Context: an optimization exercise on an open-source flow, tuned for small area. The choices shown serve that exercise and are no tape-out recipe.
Only simulation tests tie the RTL to the original design; equivalence was not proved.
The series may have gaps, and a smaller design here may also do less where the tests do not look.

### Where the registers sit, run 1

(1 px per um) Other sequential cells in the stronger grey, the rest of the logic in the fainter grey.
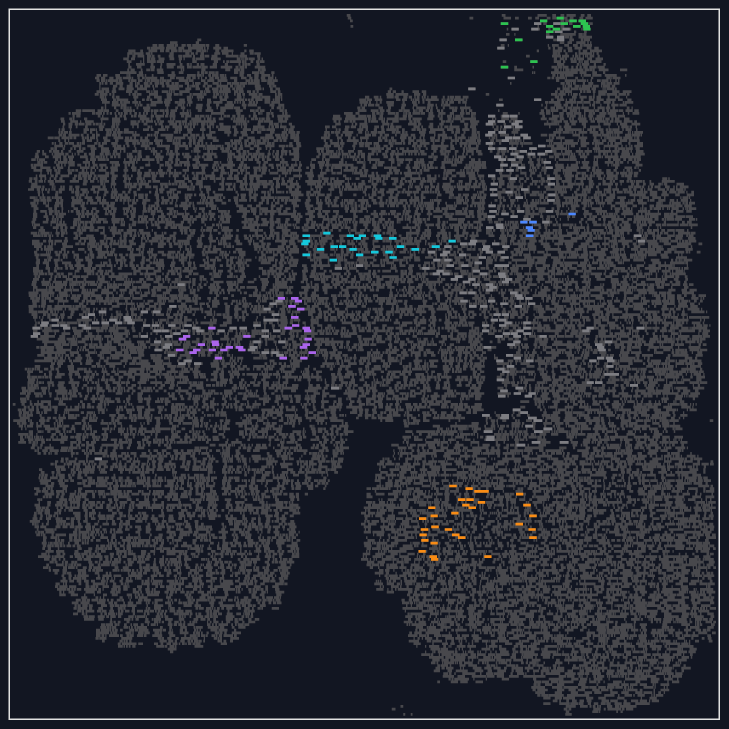
### Port wiring, run 1

(1 px per um)
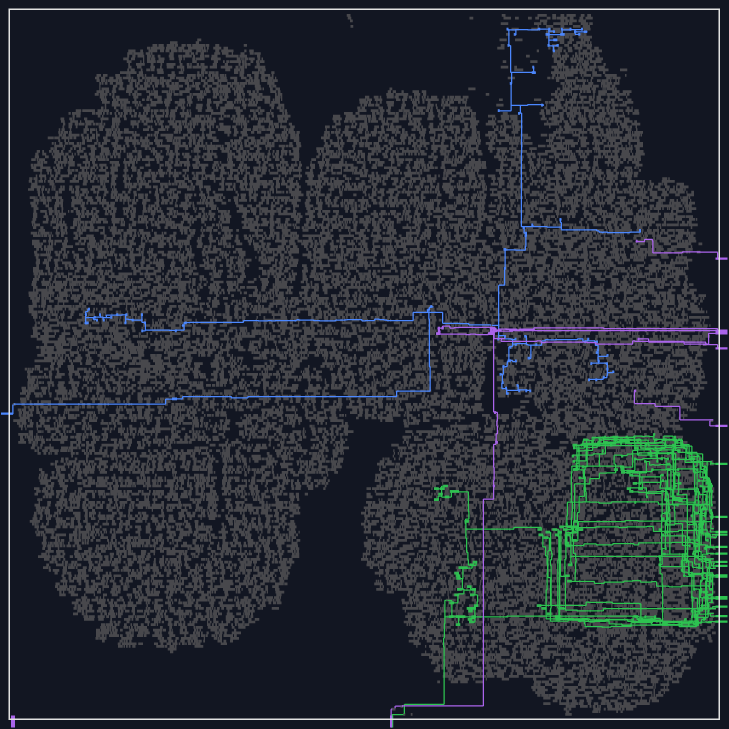
### Signal metal coverage by tile, run 1

(0.5 px per um) The die is cut into 35 by 35 equal tiles; black is low, pale yellow is high, scaled to the fullest tile. Values are wire area over tile area, all layers added.
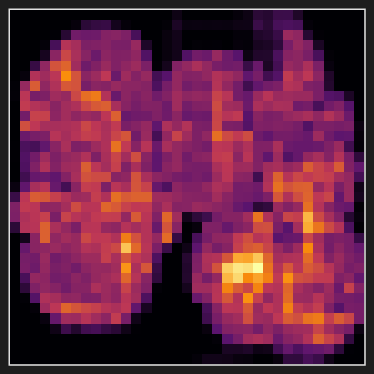
==> flow/design.v <==
module distortion_controller(
	input key3,
	input key2,
	input [9:0] SW,
	input CLK,
	input rst,
	output logic signed [15:0] gain,
	output logic signed [31:0] threshold,
	output logic disabled
	);
	logic key3State;
	logic key2State;
	logic flag;
	always @(posedge CLK)begin
		if(rst)begin
			flag <= 0;
			key3State <= 1;
			key2State <= 1;
			disabled <= 1;
			gain <= 1;
			threshold <= 50;
		end
		else if(flag == 0)begin
			gain <= 1;
			flag <= 1;
			threshold <= 50;  
		end
		else begin
			if(SW[3:0] == 1)begin
				if(key3State == 0 && key3 == 1)begin
					key3State <= 1;
				end
				else if(key3State == 1 && key3 == 0)begin
					if(gain > 1)begin
						gain <= gain - 1;
					end
					key3State <= 0;
				end
				if(key2State == 0 && key2 == 1)begin
					key2State <= 1;
				end
				else if(key2State == 1 && key2 == 0)begin
					if(gain < 50)begin
						gain <= gain + 1;
					end
					key2State <= 0;
				end
			end
			else if(SW[3:0] == 0)begin
				if(key3State == 0 && key3 == 1)begin
					key3State <= 1;
				end
				else if(key3State == 1 && key3 == 0)begin
					if(threshold > 20)begin
						if(threshold <= 100)begin
							threshold <= threshold - 10;
						end
						else if(threshold <= 500)begin
							threshold <= threshold - 50;
						end
						else if(threshold <= 1000)begin
							threshold <= threshold - 100;
						end
						else begin
							threshold <= threshold - 500;
						end
					end
					key3State <= 0;
				end
				if(key2State == 0 && key2 == 1)begin
					key2State <= 1;
				end
				else if(key2State == 1 && key2 == 0)begin
					if(threshold < 32000)begin
						if(threshold <= 100 && threshold > 20)begin
							threshold <= threshold + 10;
						end
						else if(threshold <= 500)begin
							threshold <= threshold + 50;
						end
						else if(threshold <= 1000)begin
							threshold <= threshold + 100;
						end
						else begin
							threshold <= threshold + 500;
						end
					end
					key2State <= 0;
				end
			end
			if(SW[9] == 0)begin	 
				disabled <= 1;
			end
			else begin
				disabled <= 0;
			end
		end
	end
endmodule
module tremolo_controller(
	input key3,
	input key2,
	input [9:0] SW,
	input CLK,
	input rst,
	output logic [31:0] frequency,
	output logic disabled
	);
	logic key3State;
	logic key2State;
	logic flag;
	logic [31:0] divisor;
	always @(posedge CLK)begin : seq
		logic [31:0] frequency_v;
		logic disabled_v;
		logic [31:0] divisor_v;
		frequency_v = frequency;
		disabled_v = disabled;
		divisor_v = divisor;
		if(rst)begin
			flag = 0;
			key3State = 1;
			key2State = 1;
			disabled_v = 1;
			frequency_v = 19531;
			divisor_v = 2560;
		end
		else if(flag == 0)begin
			flag = 1;
			frequency_v = 19531;
			divisor_v = 2560;
		end
		else begin
			if(SW[3:0] == 2)begin
				if(key3State == 0 && key3 == 1)begin
					key3State = 1;
				end
				else if(key3State == 1 && key3 == 0)begin
					if(divisor_v > 256)begin
						divisor_v = divisor_v - 256;
						frequency_v = 50000000 / divisor_v;
					end
					key3State = 0;
				end
				if(key2State == 0 && key2 == 1)begin
					key2State = 1;
				end
				else if(key2State == 1 && key2 == 0)begin
					if(divisor_v < 5120)begin
						divisor_v = divisor_v + 256;
						frequency_v = 50000000 / divisor_v;
					end
					key2State = 0;
				end
			end
			if(SW[8] == 0)begin
				disabled_v = 1;
			end
			else begin
				disabled_v = 0;
			end
		end
		frequency <= frequency_v;
		disabled <= disabled_v;
		divisor <= divisor_v;
	end
endmodule
module ring_modulation_controller(
	input key3,
	input key2,
	input [9:0] SW,
	input CLK,
	input rst,
	output logic [31:0] frequency,
	output logic disabled
	);
	logic key3State;
	logic key2State;
	logic flag;
	logic [31:0] note;
	always @(posedge CLK)begin : seq
		logic [31:0] frequency_v;
		logic disabled_v;
		logic [31:0] note_v;
		frequency_v = frequency;
		disabled_v = disabled;
		note_v = note;
		if(rst)begin
			flag = 0;
			key3State = 1;
			key2State = 1;
			disabled_v = 1;
			note_v = 440;
			frequency_v = 3551;
		end
		else if(flag == 0)begin
			flag = 1;
			frequency_v = 3551;
		end
		else begin
			if(SW[3:0] == 3)begin
				if(key3State == 0 && key3 == 1)begin
					key3State = 1;
				end
				else if(key3State == 1 && key3 == 0)begin			
					if(note_v > 80)begin
						note_v = (note_v * 1000) / 1059;
						frequency_v = 1562500 / note_v;
					end
					key3State = 0;
				end
				if(key2State == 0 && key2 == 1)begin
					key2State = 1;
				end
				else if(key2State == 1 && key2 == 0)begin			
					if(note_v < 2000)begin
						note_v = (note_v * 1059) / 1000;
						frequency_v = 1562500 / note_v;
					end
					key2State = 0;
				end
			end
			if(SW[7] == 0)begin
				disabled_v = 1;
			end
			else begin
				disabled_v = 0;
			end
		end
		frequency <= frequency_v;
		disabled <= disabled_v;
		note <= note_v;
	end
endmodule
module volume_controller(
	input [9:0] SW,
	input CLK,
	input rst,
	input key3,
	input key2,
	output logic signed [31:0] gain
	);
	logic flag;
	logic key3State;
	logic key2State;
	always @(posedge CLK)begin
		if(rst)begin
			flag <= 0;
			key3State <= 1;
			key2State <= 1;
			gain <= 1;
		end
		else if(flag == 0)begin
			gain <= 1;
			flag <= 1;
		end
		else begin
			if(SW[3:0] == 8)begin
				if(key3State == 0 && key3 == 1)begin
					key3State <= 1;
				end
				else if(key3State == 1 && key3 == 0)begin
					if(gain > 1)begin
						gain <= gain - 1;
					end
					key3State <= 0;
				end
				if(key2State == 0 && key2 == 1)begin
					key2State <= 1;
				end
				else if(key2State == 1 && key2 == 0)begin
					if(gain < 50)begin
						gain <= gain + 1;
					end
					key2State <= 0;
				end
			end
		end
	end
endmodule
module sin_generator(
	input CLK,
	input rst,
	output logic signed [31:0] sin,
	input [31:0] frequency
	);
	logic [31:0] x;
	logic CLK_Sin;
	logic [31:0] counter;
	always @(posedge CLK)begin	
		if(rst)begin
			counter <= 0;
			CLK_Sin <= 0;
		end
		else if(counter < frequency)begin  
			counter <= counter + 1;
		end
		else begin
			counter <= 0;
			CLK_Sin <= ~CLK_Sin;
		end
	end
	always @(posedge CLK)begin
		if(rst)begin
			x <= 0;
			sin <= 0;
		end
		else if(CLK_Sin == 0 && !(counter < frequency))begin
			case(x)
				0 : sin <= 0;
				1 : sin <= 6;
				2 : sin <= 11;
				3 : sin <= 15;
				4 : sin <= 16;
				5 : sin <= 15;
				6 : sin <= 11;
				7 : sin <= 6;
				8 : sin <= 0;
				9 : sin <= -6;
				10 : sin <= -11;
				11 : sin <= -15;
				12 : sin <= -16;
				13 : sin <= -15;
				14 : sin <= -11;
				15 : sin <= -6;
			endcase
			if(x < 16)begin
				x <= x + 1;
			end
			else begin
				x <= 1;
				sin <= 0;
			end
		end
	end
endmodule
module distortion(
	input signed [15:0] leftSampleIn,
	input signed [15:0] rightSampleIn,
	output logic signed [15:0] leftSampleOut,
	output logic signed [15:0] rightSampleOut,
	input signed [15:0] gain,		 
	input signed [31:0] threshold,  
	input disabled
	);
	logic signed [31:0] left_Local;
	logic signed [31:0] right_Local;
	always @*begin
		left_Local = 0;
		right_Local = 0;
		leftSampleOut = leftSampleIn;
		rightSampleOut = rightSampleIn;
		if(disabled == 1)begin			 
			leftSampleOut = leftSampleIn;
			rightSampleOut = rightSampleIn;
		end
		else begin		 
			left_Local = leftSampleIn;
			right_Local = rightSampleIn;
			if(left_Local > threshold)begin
				left_Local = threshold * gain;
				if(left_Local > 32767)begin
					leftSampleOut = 16'd32767;
				end
				else begin
					leftSampleOut = left_Local[15:0];
				end
			end
			else if(left_Local < -threshold)begin
				left_Local = -threshold * gain;
				if(left_Local < -32768)begin
					leftSampleOut = -16'd32768;
				end
				else begin
					leftSampleOut = left_Local[15:0];
				end
			end
			else begin
				left_Local = left_Local * gain;
				if(left_Local > 32767)begin
					leftSampleOut = 16'd32767;
				end
				if(left_Local < -32768)begin
					leftSampleOut = -16'd32768;
				end
				else begin
					leftSampleOut = left_Local[15:0];
				end
			end
			if(right_Local > threshold)begin
				right_Local = threshold * gain;
				if(right_Local > 32767)begin
					rightSampleOut = 16'd32767;
				end
				else begin
					rightSampleOut = right_Local[15:0];
				end
			end
			else if(right_Local < -threshold)begin
				right_Local = -threshold * gain;
				if(right_Local < -32768)begin
					rightSampleOut = -16'd32768;
				end
				else begin
					rightSampleOut = right_Local[15:0];
				end
			end
			else begin
				right_Local = right_Local * gain;
				if(right_Local > 32767)begin
					rightSampleOut = 16'd32767;
				end
				if(right_Local < -32768)begin
					rightSampleOut = -16'd32768;
				end
				else begin
					rightSampleOut = right_Local[15:0];
				end
			end
		end
	end
endmodule
module tremolo(
	input signed [15:0] leftSampleIn,
	input signed [15:0] rightSampleIn,
	output logic signed [15:0] leftSampleOut,
	output logic signed [15:0] rightSampleOut,
	input [31:0] frequency,
	input disabled,
	input CLK,
	input rst
	);
	logic signed [31:0] left_Local;
	logic signed [31:0] right_Local;
	logic [31:0] counter;
	logic CLK_Tr;	 
	logic CLK_Tr_next;
	logic signed [31:0] triangleNum;
	logic direction;  
	always @*begin
		CLK_Tr_next = CLK_Tr;
		if(disabled == 0)begin
			if(!(counter < frequency))begin
				CLK_Tr_next = ~CLK_Tr;
			end
		end
		else begin
			CLK_Tr_next = 0;
		end
	end
	always @(posedge CLK)begin
		if(rst)begin
			counter <= 0;
			CLK_Tr <= 0;
		end
		else begin
			if(disabled == 0)begin
				if(counter < frequency)begin  
					counter <= counter + 1;
				end
				else begin
					counter <= 0;
				end
			end
			CLK_Tr <= CLK_Tr_next;
		end
	end
	always @(posedge CLK)begin
		if(rst)begin
			triangleNum <= 1;
			direction <= 0;
		end
		else if(CLK_Tr == 0 && CLK_Tr_next == 1)begin
			if(direction == 1)begin
				if(triangleNum < 128)begin
					triangleNum <= triangleNum + 1;
				end
				else begin
					direction <= 0;
					triangleNum <= triangleNum - 1;
				end
			end
			else begin
				if(triangleNum > 1)begin
					triangleNum <= triangleNum - 1;
				end
				else begin
					direction <= 1;
					triangleNum <= triangleNum + 1;
				end
			end
		end
	end
	always @*begin
		left_Local = 0;
		right_Local = 0;
		if(disabled == 0)begin
			left_Local = leftSampleIn;
			right_Local = rightSampleIn;
			left_Local = (left_Local * triangleNum) >>> 7;
			right_Local = (right_Local * triangleNum) >>> 7;
			leftSampleOut = left_Local[15:0];
			rightSampleOut = right_Local[15:0];
		end
		else begin
			leftSampleOut = leftSampleIn;
			rightSampleOut = rightSampleIn;
		end
	end
endmodule
module ring_modulation(
	input signed [15:0] leftSampleIn,
	input signed [15:0] rightSampleIn,
	input signed [31:0] sin,
	output logic signed [15:0] leftSampleOut,
	output logic signed [15:0] rightSampleOut,
	input disabled
	);
	logic signed [31:0] left_Local;
	logic signed [31:0] right_Local;
	always @*begin
		left_Local = 0;
		right_Local = 0;
		if(disabled == 0)begin
			left_Local = leftSampleIn;
			right_Local = rightSampleIn;
			left_Local = (left_Local * sin) >>> 4;
			right_Local = (right_Local * sin) >>> 4;
			leftSampleOut = left_Local[15:0];
			rightSampleOut = right_Local[15:0];
		end
		else begin
			leftSampleOut = leftSampleIn;
			rightSampleOut = rightSampleIn;
		end
	end
endmodule
module volume(
	input signed [15:0] leftSampleIn,
	input signed [15:0] rightSampleIn,
	output logic signed [15:0] leftSampleOut,
	output logic signed [15:0] rightSampleOut,
	input signed [31:0] gain
	);
	logic signed [31:0] left_Local;
	logic signed [31:0] right_Local;
	always @*begin
		left_Local = leftSampleIn;
		right_Local = rightSampleIn;
		left_Local = left_Local * gain;
		right_Local = right_Local * gain;
		leftSampleOut = left_Local[15:0];
		rightSampleOut = right_Local[15:0];
	end
endmodule
module audio_fx(
	input CLK,
	input rst,
	input key3,
	input key2,
	input [9:0] SW,
	input signed [15:0] leftSampleIn,
	input signed [15:0] rightSampleIn,
	output logic signed [15:0] leftSampleOut,
	output logic signed [15:0] rightSampleOut
	);
	logic signed [15:0] dist_gain;
	logic signed [31:0] dist_threshold;
	logic dist_disabled;
	logic [31:0] tr_frequency;
	logic tr_disabled;
	logic [31:0] ring_frequency;
	logic ring_disabled;
	logic signed [31:0] ring_sin;
	logic signed [31:0] vol_gain;
	logic signed [15:0] dist_l, dist_r, tr_l, tr_r, ring_l, ring_r, vol_l, vol_r;
	distortion_controller u_dist_ctrl(.key3(key3), .key2(key2), .SW(SW), .CLK(CLK), .rst(rst),
		.gain(dist_gain), .threshold(dist_threshold), .disabled(dist_disabled));
	tremolo_controller u_tr_ctrl(.key3(key3), .key2(key2), .SW(SW), .CLK(CLK), .rst(rst),
		.frequency(tr_frequency), .disabled(tr_disabled));
	ring_modulation_controller u_ring_ctrl(.key3(key3), .key2(key2), .SW(SW), .CLK(CLK), .rst(rst),
		.frequency(ring_frequency), .disabled(ring_disabled));
	volume_controller u_vol_ctrl(.SW(SW), .CLK(CLK), .rst(rst), .key3(key3), .key2(key2),
		.gain(vol_gain));
	sin_generator u_sin(.CLK(CLK), .rst(rst), .sin(ring_sin), .frequency(ring_frequency));
	distortion u_dist(.leftSampleIn(leftSampleIn), .rightSampleIn(rightSampleIn),
		.leftSampleOut(dist_l), .rightSampleOut(dist_r),
		.gain(dist_gain), .threshold(dist_threshold), .disabled(dist_disabled));
	tremolo u_tr(.leftSampleIn(dist_l), .rightSampleIn(dist_r),
		.leftSampleOut(tr_l), .rightSampleOut(tr_r),
		.frequency(tr_frequency), .disabled(tr_disabled), .CLK(CLK), .rst(rst));
	ring_modulation u_ring(.leftSampleIn(tr_l), .rightSampleIn(tr_r), .sin(ring_sin),
		.leftSampleOut(ring_l), .rightSampleOut(ring_r), .disabled(ring_disabled));
	volume u_vol(.leftSampleIn(ring_l), .rightSampleIn(ring_r),
		.leftSampleOut(vol_l), .rightSampleOut(vol_r), .gain(vol_gain));
	always @(posedge CLK)begin
		if(rst)begin
			leftSampleOut <= 0;
			rightSampleOut <= 0;
		end
		else begin
			leftSampleOut <= vol_l;
			rightSampleOut <= vol_r;
		end
	end
endmodule
==> flow/run.sh <==
#!/bin/bash
# synth_recipe.tcl (not shown) runs the flow's synth.tcl, then flattens the netlist and writes it again
# the make line also repeats each setting of config.mk as NAME=value (left out here)
make -C /OpenROAD-flow-scripts/flow DESIGN_CONFIG=/design/flow/config.mk WORK_HOME=/design/flow/orfs CLKGATE_MAP_FILE= SYNTH_SCRIPT=/design/flow/synth_recipe.tcl finish
==> flow/config.mk <==
export PLATFORM = sky130hd
export DESIGN_NAME = audio_fx
export DESIGN_NICKNAME = audio_fx
export VERILOG_FILES = /design/flow/design.v
export SDC_FILE = /design/flow/constraint.sdc
export NUM_CORES = 4
export LEC_CHECK = 0
export CAP_MARGIN = 20
export CORE_MARGIN = 2
export CORE_UTILIZATION = 40
export SLEW_MARGIN = 20
==> flow/constraint.sdc <==
create_clock -name core_clock -period 200.0 [get_ports {CLK}]
set_input_delay 40.0000 -clock core_clock [delete_from_list [all_inputs] [get_ports {CLK}]]
set_output_delay 40.0000 -clock core_clock [all_outputs]
set_load 0.01 [all_outputs]
==> results.py, run 1 <==
metrics = {
    "run_status": {
        "status": "timing/DRC/antenna clean",
    },
    "timing": {
        "max_slew_margin_pct": 13.1,
        "rsz0062_at_grt": "false",
        "tightest_slew_ns": 1.29,
        "fin_hold_ws_ns": 0.459,
        "period_share_pct": 88.4,
    },
    "place": {
        "portBuffers": 74,
        "dp_hpwl_um": 461000,
        "gp_congestion": 0.932,
    },
    "logic_synthesis": {
        "yosysTopAreaCellShare_pct": 19.9,
        "synth_common_cells": "inv_1, ha_1, nand2_1",
        "syn-cell-area_um2": 199000,
        "yosysSeqAreaShare_pct": 3.83,
        "yosysWarnings": 10,
        "synth_most_common_cell": "inv_1",
        "ys.flop_type": "dfxtp_1",
    },
    "global_routing": {
        "grt_usage_pct": 23.0,
        "antenna_found_initial": 16,
        "grt_pass1_vias": 179000,
    },
    "min_path": {
        "hold_depth": 2,
    },
    "detailed_routing": {
        "met1Wirelength_um": 263000,
        "firstDrtPassIters": 6,
        "ant_nets": 0,
        "routed_wl_um": 586000,
        "routed_via_density": 5.61,
        "post-route-drc-count": 0,
    },
    "die": {
        "die-height_um": 709,
        "rows": 258,
        "dieArea_um2": 502000,
        "core_um2": 494000,
    },
    "cells_and_area": {
        "nets": 30100,
        "final_area_um2": 209000,
        "drive_gt1_share_pct": 6.02,
        "multi_input_area_um2": 176000,
    },
    "worst_setup_path": {
        "crit_path_end_kind": "flip-flop",
        "r2r-start": "u_ring_ctrl.note[1]",
        "cp-start-kind": "input port",
        "critPathLaunch": "key3",
        "slowest_delay_ns": 0.86,
        "arrival_ns": 177.42,
    },
    "clocking": {
        "cts_resized": 0,
        "clock_latency_ns": 0.75,
        "cts.clk_slew.worst_paths_ns": 0.07,
        "cts_inserted_buffers": 50,
    },
    "run": {
        "drv_cap": 0,
    },
}
Notes on 'Where the registers sit' above:
legend:
  u_sin.counter:
    colour: purple
    placed_flops: 32
  rightSampleOut:
    colour: green
    placed_flops: 16
    where: top right
  u_dist_ctrl.threshold:
    colour: orange
    placed_flops: 31
  u_sin.sin:
    colour: blue
    placed_flops: 6
  u_tr_ctrl.divisor:
    colour: cyan
    placed_flops: 24
not coloured: 271

Notes on 'Port wiring' above:
legend:
  leftSampleIn:
    colour: green
    bits: 16
    direction: input
    end_cells: 329
    buffers: 32
    wire: 8610 um
    colour: purple
    bits: 10
    direction: input
    end_cells: 16
    buffers: 8
    wire: 1710 um
  rst:
    colour: blue
    bits: 1
    direction: input
    end_cells: 92
    buffers: 3
    wire: 2140 um

Notes on 'Signal metal coverage by tile' above:
fullest tile: 0.60
mean over tiles: 0.19
nearly empty tiles: 20%
tiles over half the peak: 16%

-- run 1: area by class of cell --
| cell class | count | share of cell area (%) |
|---|---|---|
| timing repair buffer | 515 | 1.93 |
| clock buffer | 67 | 0.686 |
| inverter | 3071 | 5.51 |
| tap | 6500 | 3.89 |
| clock inverter | 26 | 0.154 |
| multi-input combinational | 21400 | 84.2 |
| antenna | 14 | 0.0167 |
| sequential | 380 | 3.66 |
-- run 1: per-stage QoR --
step / worst slack (ns) / std cells
after detailed placement: 23.88 / 31900
after CTS: 24.14 / 32000
after global routing: 11.83 / 32000
final: 23.13 / 32000
after floorplan: 39.24 / 25900
after global placement: 25.96 / 31900
-- run 1: layer usage --
layer | vias to the layer above | GRT usage (%)
met5 | - | 0
li1 | 87500 | -
met3 | 841 | 1.72
met1 | 87100 | 30.5
met2 | 4142 | 40.0
met4 | 6 | 6.40
-- run 1: layout by cell type (no fill, tap or decap), types with 146 or more instances in the layout --
cell type     n
inv_1      3031
ha_1       2586
nand2_1    2481
a21oi_1    1983
nor2_1     1983
fa_1       1970
xnor2_1    1255
o21ai_0     960
and2_1      828
a21o_1      657
o21a_1      633
xor2_1      543
nor3_1      527
mux2_2      513
buf_4       440
nand2b_1    419
o21bai_1    413
nor2b_1     366
dfxtp_1     356
nand3_1     314
o31ai_1     206
or3_1       195
nand4_1     188
a31oi_1     177
or2_2       146
-- run 1: state kept, by name (all words and copies together) (netlist names), 6 cells and up --
signal	cells
leftSampleOut	16
rightSampleOut	16
u_dist_ctrl.gain	16
u_dist_ctrl.threshold	31
u_ring_ctrl.frequency	32
u_ring_ctrl.note	32
u_sin.counter	32
u_sin.sin	6
u_sin.x	32
u_tr.counter	32
u_tr.triangleNum	32
u_tr_ctrl.divisor	24
u_tr_ctrl.frequency	32
u_vol_ctrl.gain	32
-- run 1: cell families (layout without fill, tap and decap cells) --
logic type | count (synthesis) | after routing | share of synthesized area, %
and+or+nand+nor | 7958 | 7958 | 19.2
AOI/OAI and AO/OA | 6435 | 6435 | 21.2
adders and majority gates | 4562 | 4562 | 36.2
buffers and inverters | 4076 | 3679 | 7.82
xor gates and xnor gates | 1827 | 1827 | 8.08
muxes | 658 | 658 | 3.66
DFF | 380 | 380 | 3.83
other | 1 | 16 | 0.00189
### Clock network drawn from the DEF, run 1

(1 px per um)
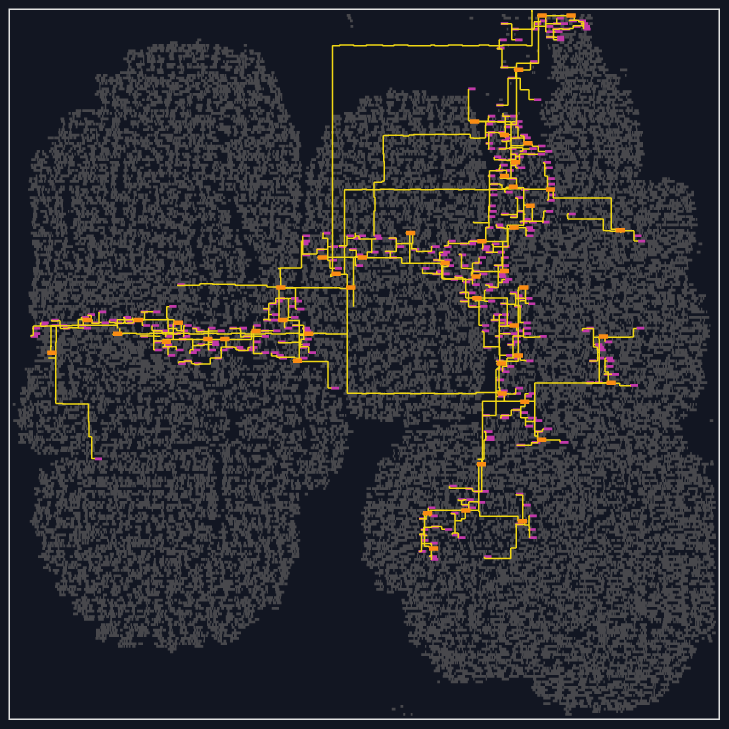

## Run 2: large edit since run 1, in outline
flow/design.v: 606 -> 1369 lines; modules unchanged: 0
  audio_fx: edited, 51 -> 1361 lines
  fa_cell: new, 4 lines
  ha_cell: new, 4 lines
  removed: distortion_controller, tremolo_controller, ring_modulation_controller, volume_controller, sin_generator, distortion, tremolo, ring_modulation, volume
==> module fa_cell as of run 2 <==
module fa_cell(input a, input b, input c, output s, output co);
	assign s = a ^ b ^ c;
	assign co = (a & b) | (a & c) | (b & c);
endmodule
==> module ha_cell as of run 2 <==
module ha_cell(input a, input b, output s, output co);
	assign s = a ^ b;
	assign co = a & b;
endmodule
--- a/flow/config.mk
+++ b/flow/config.mk
@@ -10,2 +10,4 @@
 export CORE_UTILIZATION = 40
 export SLEW_MARGIN = 20
+export SYNTH_HIERARCHICAL = 1
+export SYNTH_MINIMUM_KEEP_SIZE = 0
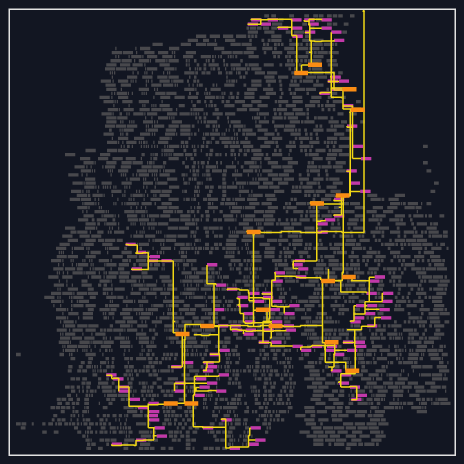
*Clock network drawn from the DEF, run 2*
(1.5 px per um)
legend:
  clock wires:
    colour: yellow
    length: 2410 um
  cells driving clock nets:
    colour: orange
    count: 17
  flip-flops:
    colour: magenta
    count: 135
routed clock nets: 18

==> results.py, run 2 <==
metrics = {
    "clocking": {
        "cts_resized": 0,
        "clock_latency_ns": 0.46,
        "cts_inserted_buffers": 17,
    },
    "detailed_routing": {
        "ant_nets": 0,
        "routed_wl_um": 83700,
        "firstDrtPassIters": 5,
    },
    "cells_and_area": {
        "final_common_cell": "fa_1",
        "final_area_um2": 36700,
        "top_register": "tr_cnt",
        "nets": 4356,
        "most-common-layout-cells": "fa_1, nor2_1, and2_1, nand2_1, dfxtp_1",
        "n_antenna_cell": 0,
        "drive_gt1_share_pct": 5.15,
    },
    "timing": {
        "period_share_pct": 41.4,
        "fin_hold_ws_ns": 0.468,
    },
    "worst_setup_path": {
        "slowest_delay_ns": 0.74,
        "cp-start-kind": "input port",
    },
    "min_path": {
        "hold_depth": 2,
    },
    "global_routing": {
        "grt_usage_pct": 20.2,
    },
    "logic_synthesis": {
        "syn-cell-area_um2": 34200,
        "yosysWarnings": 7,
        "ys.flop_type": "dfxtp_1",
    },
    "run": {
        "drv_cap": 0,
    },
    "run_status": {
        "status": "timing/DRC/antenna clean",
    },
    "die": {
        "die-height_um": 296,
    },
}
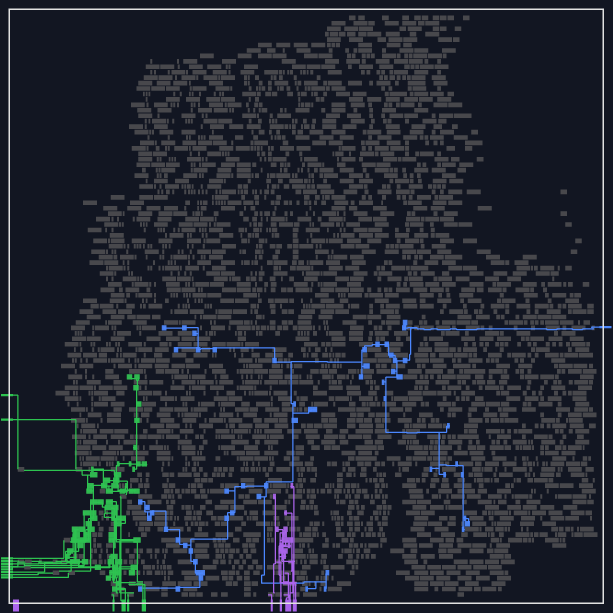
*Port wiring, run 2*
(2 px per um)
legend:
    colour: purple
    bits: 10
    direction: input
    end_cells: 12
    buffers: 7
    wire: 358 um
  rst:
    colour: blue
    bits: 1
    direction: input
    end_cells: 56
    buffers: 2
    wire: 849 um
  leftSampleIn:
    colour: green
    bits: 16
    direction: input
    end_cells: 75
    buffers: 17
    wire: 1230 um

run 2: cell count changes after synthesis, sizes merged, moves of 513 or more:
cell	change
a21oi	-1974
fa	-1068
nor2	-1443
o21a	-627
clkbuf	-671
a21o	-649
xnor2	-1254
xor2	-514
ha	-2467
o21ai	-966
nand2	-2290
mux2	-529
inv	-2971
nor3	-513
run 2: path summary, 6_finish.rpt:
kind	startpoint	endpoint	slack (ns)
setup / recovery	rightSampleIn[15]	rightSampleOut[15]	117.12
hold / removal	r_k2	r_k2	0.47
setup reg to reg	thr[5]	rightSampleOut[15]	156.88
hold reg to reg	r_k2	r_k2	0.47
run 2: Yosys stat by module, one instance, submodules excluded:
module	cell area [um^2]	flops+latches
fa_cell	20.0	0
audio_fx	15000	135
ha_cell	12.5	0
run 2: final cells by class:
| class | instances | area [um^2] |
|---|---|---|
| tap | 1144 | 1430 |
| timing repair buffer | 139 | 1210 |
| clock inverter | 14 | 211 |
| inverter | 79 | 297 |
| fill | 8247 | 48200 |
| multi-input combinational | 2917 | 30400 |
| clock buffer | 17 | 425 |
| sequential | 135 | 2700 |
run 2: routing by layer:
metal  vias up  global-route usage, %
met4         0                   6.42
met1     12300                   27.6
li1      10700                      -
met5         -                      0
met3       106                   2.02
met2       633                   33.8
run 2: kinds of logic after synthesis:
kind of cell / count (synthesis) / synth area share [%]
compound gates: 387 / 8.14
xor+xnor: 59 / 1.51
fa+ha+maj: 1046 / 57.9
buf+inv: 278 / 3.46
flops: 135 / 7.91
mux: 53 / 1.55
other cells: 1 / 0.0110
simple gates: 1356 / 19.5
run 2: per-stage QoR:
stage               setup WS, ns  std cells
floorplan                 119.71       3330
global placement          116.72       4414
detailed placement        116.52       4414
CTS                       116.97       4445
global route              115.45       4445
finish                    117.12       4445
run 2: worst reg2reg max path: cells and delay by family (launching register included):
kind	cells	cell delay, ns
AOI/OAI and AO/OA	9	1.57
DFF	1	0.66
muxes	1	0.74
and+or+nand+nor	13	2.62
adders and majority gates	88	36.89
buffers and inverters	2	0.51

static timing again, ports no longer ideal:
The flow's constraints put no driver on any port. The routed layouts listed below were extracted and timed again, unchanged, in two steps.
Step 1 (the two cells are an assumption about what drives the block):
set clk [get_ports {CLK}]
set_driving_cell -lib_cell sky130_fd_sc_hd__clkbuf_16 $clk
set_driving_cell -lib_cell sky130_fd_sc_hd__buf_2 [delete_from_list [all_inputs] $clk]
Step 2 adds t to the input delays and takes it off the output delays; t is the mean of the earliest and latest rising clock arrival at the registers after step 1. Input paths then give back, and output paths get back, about the clock's delay inside the block.
Three values: ideal, step 1, step 2; two values: the first two.
| run | shift t [ns] | setup WS [ns] | hold slack, ns | clock arrival spread, ns |
|---|---|---|---|---|
| run 1 | 0.798 | 23.131 / 23.199 / 22.401 | 0.459 / 0.459 / 0.459 | 0.091 / 0.090 |
| run 2 | 0.513 | 117.123 / 117.160 / 116.647 | 0.468 / 0.468 / 0.468 | 0.014 / 0.014 |
After both steps setup and hold are still met in every run listed. The setup slack of run 1, which loses most, moves by +0.068 ns with the drivers and by -0.730 ns with both steps.
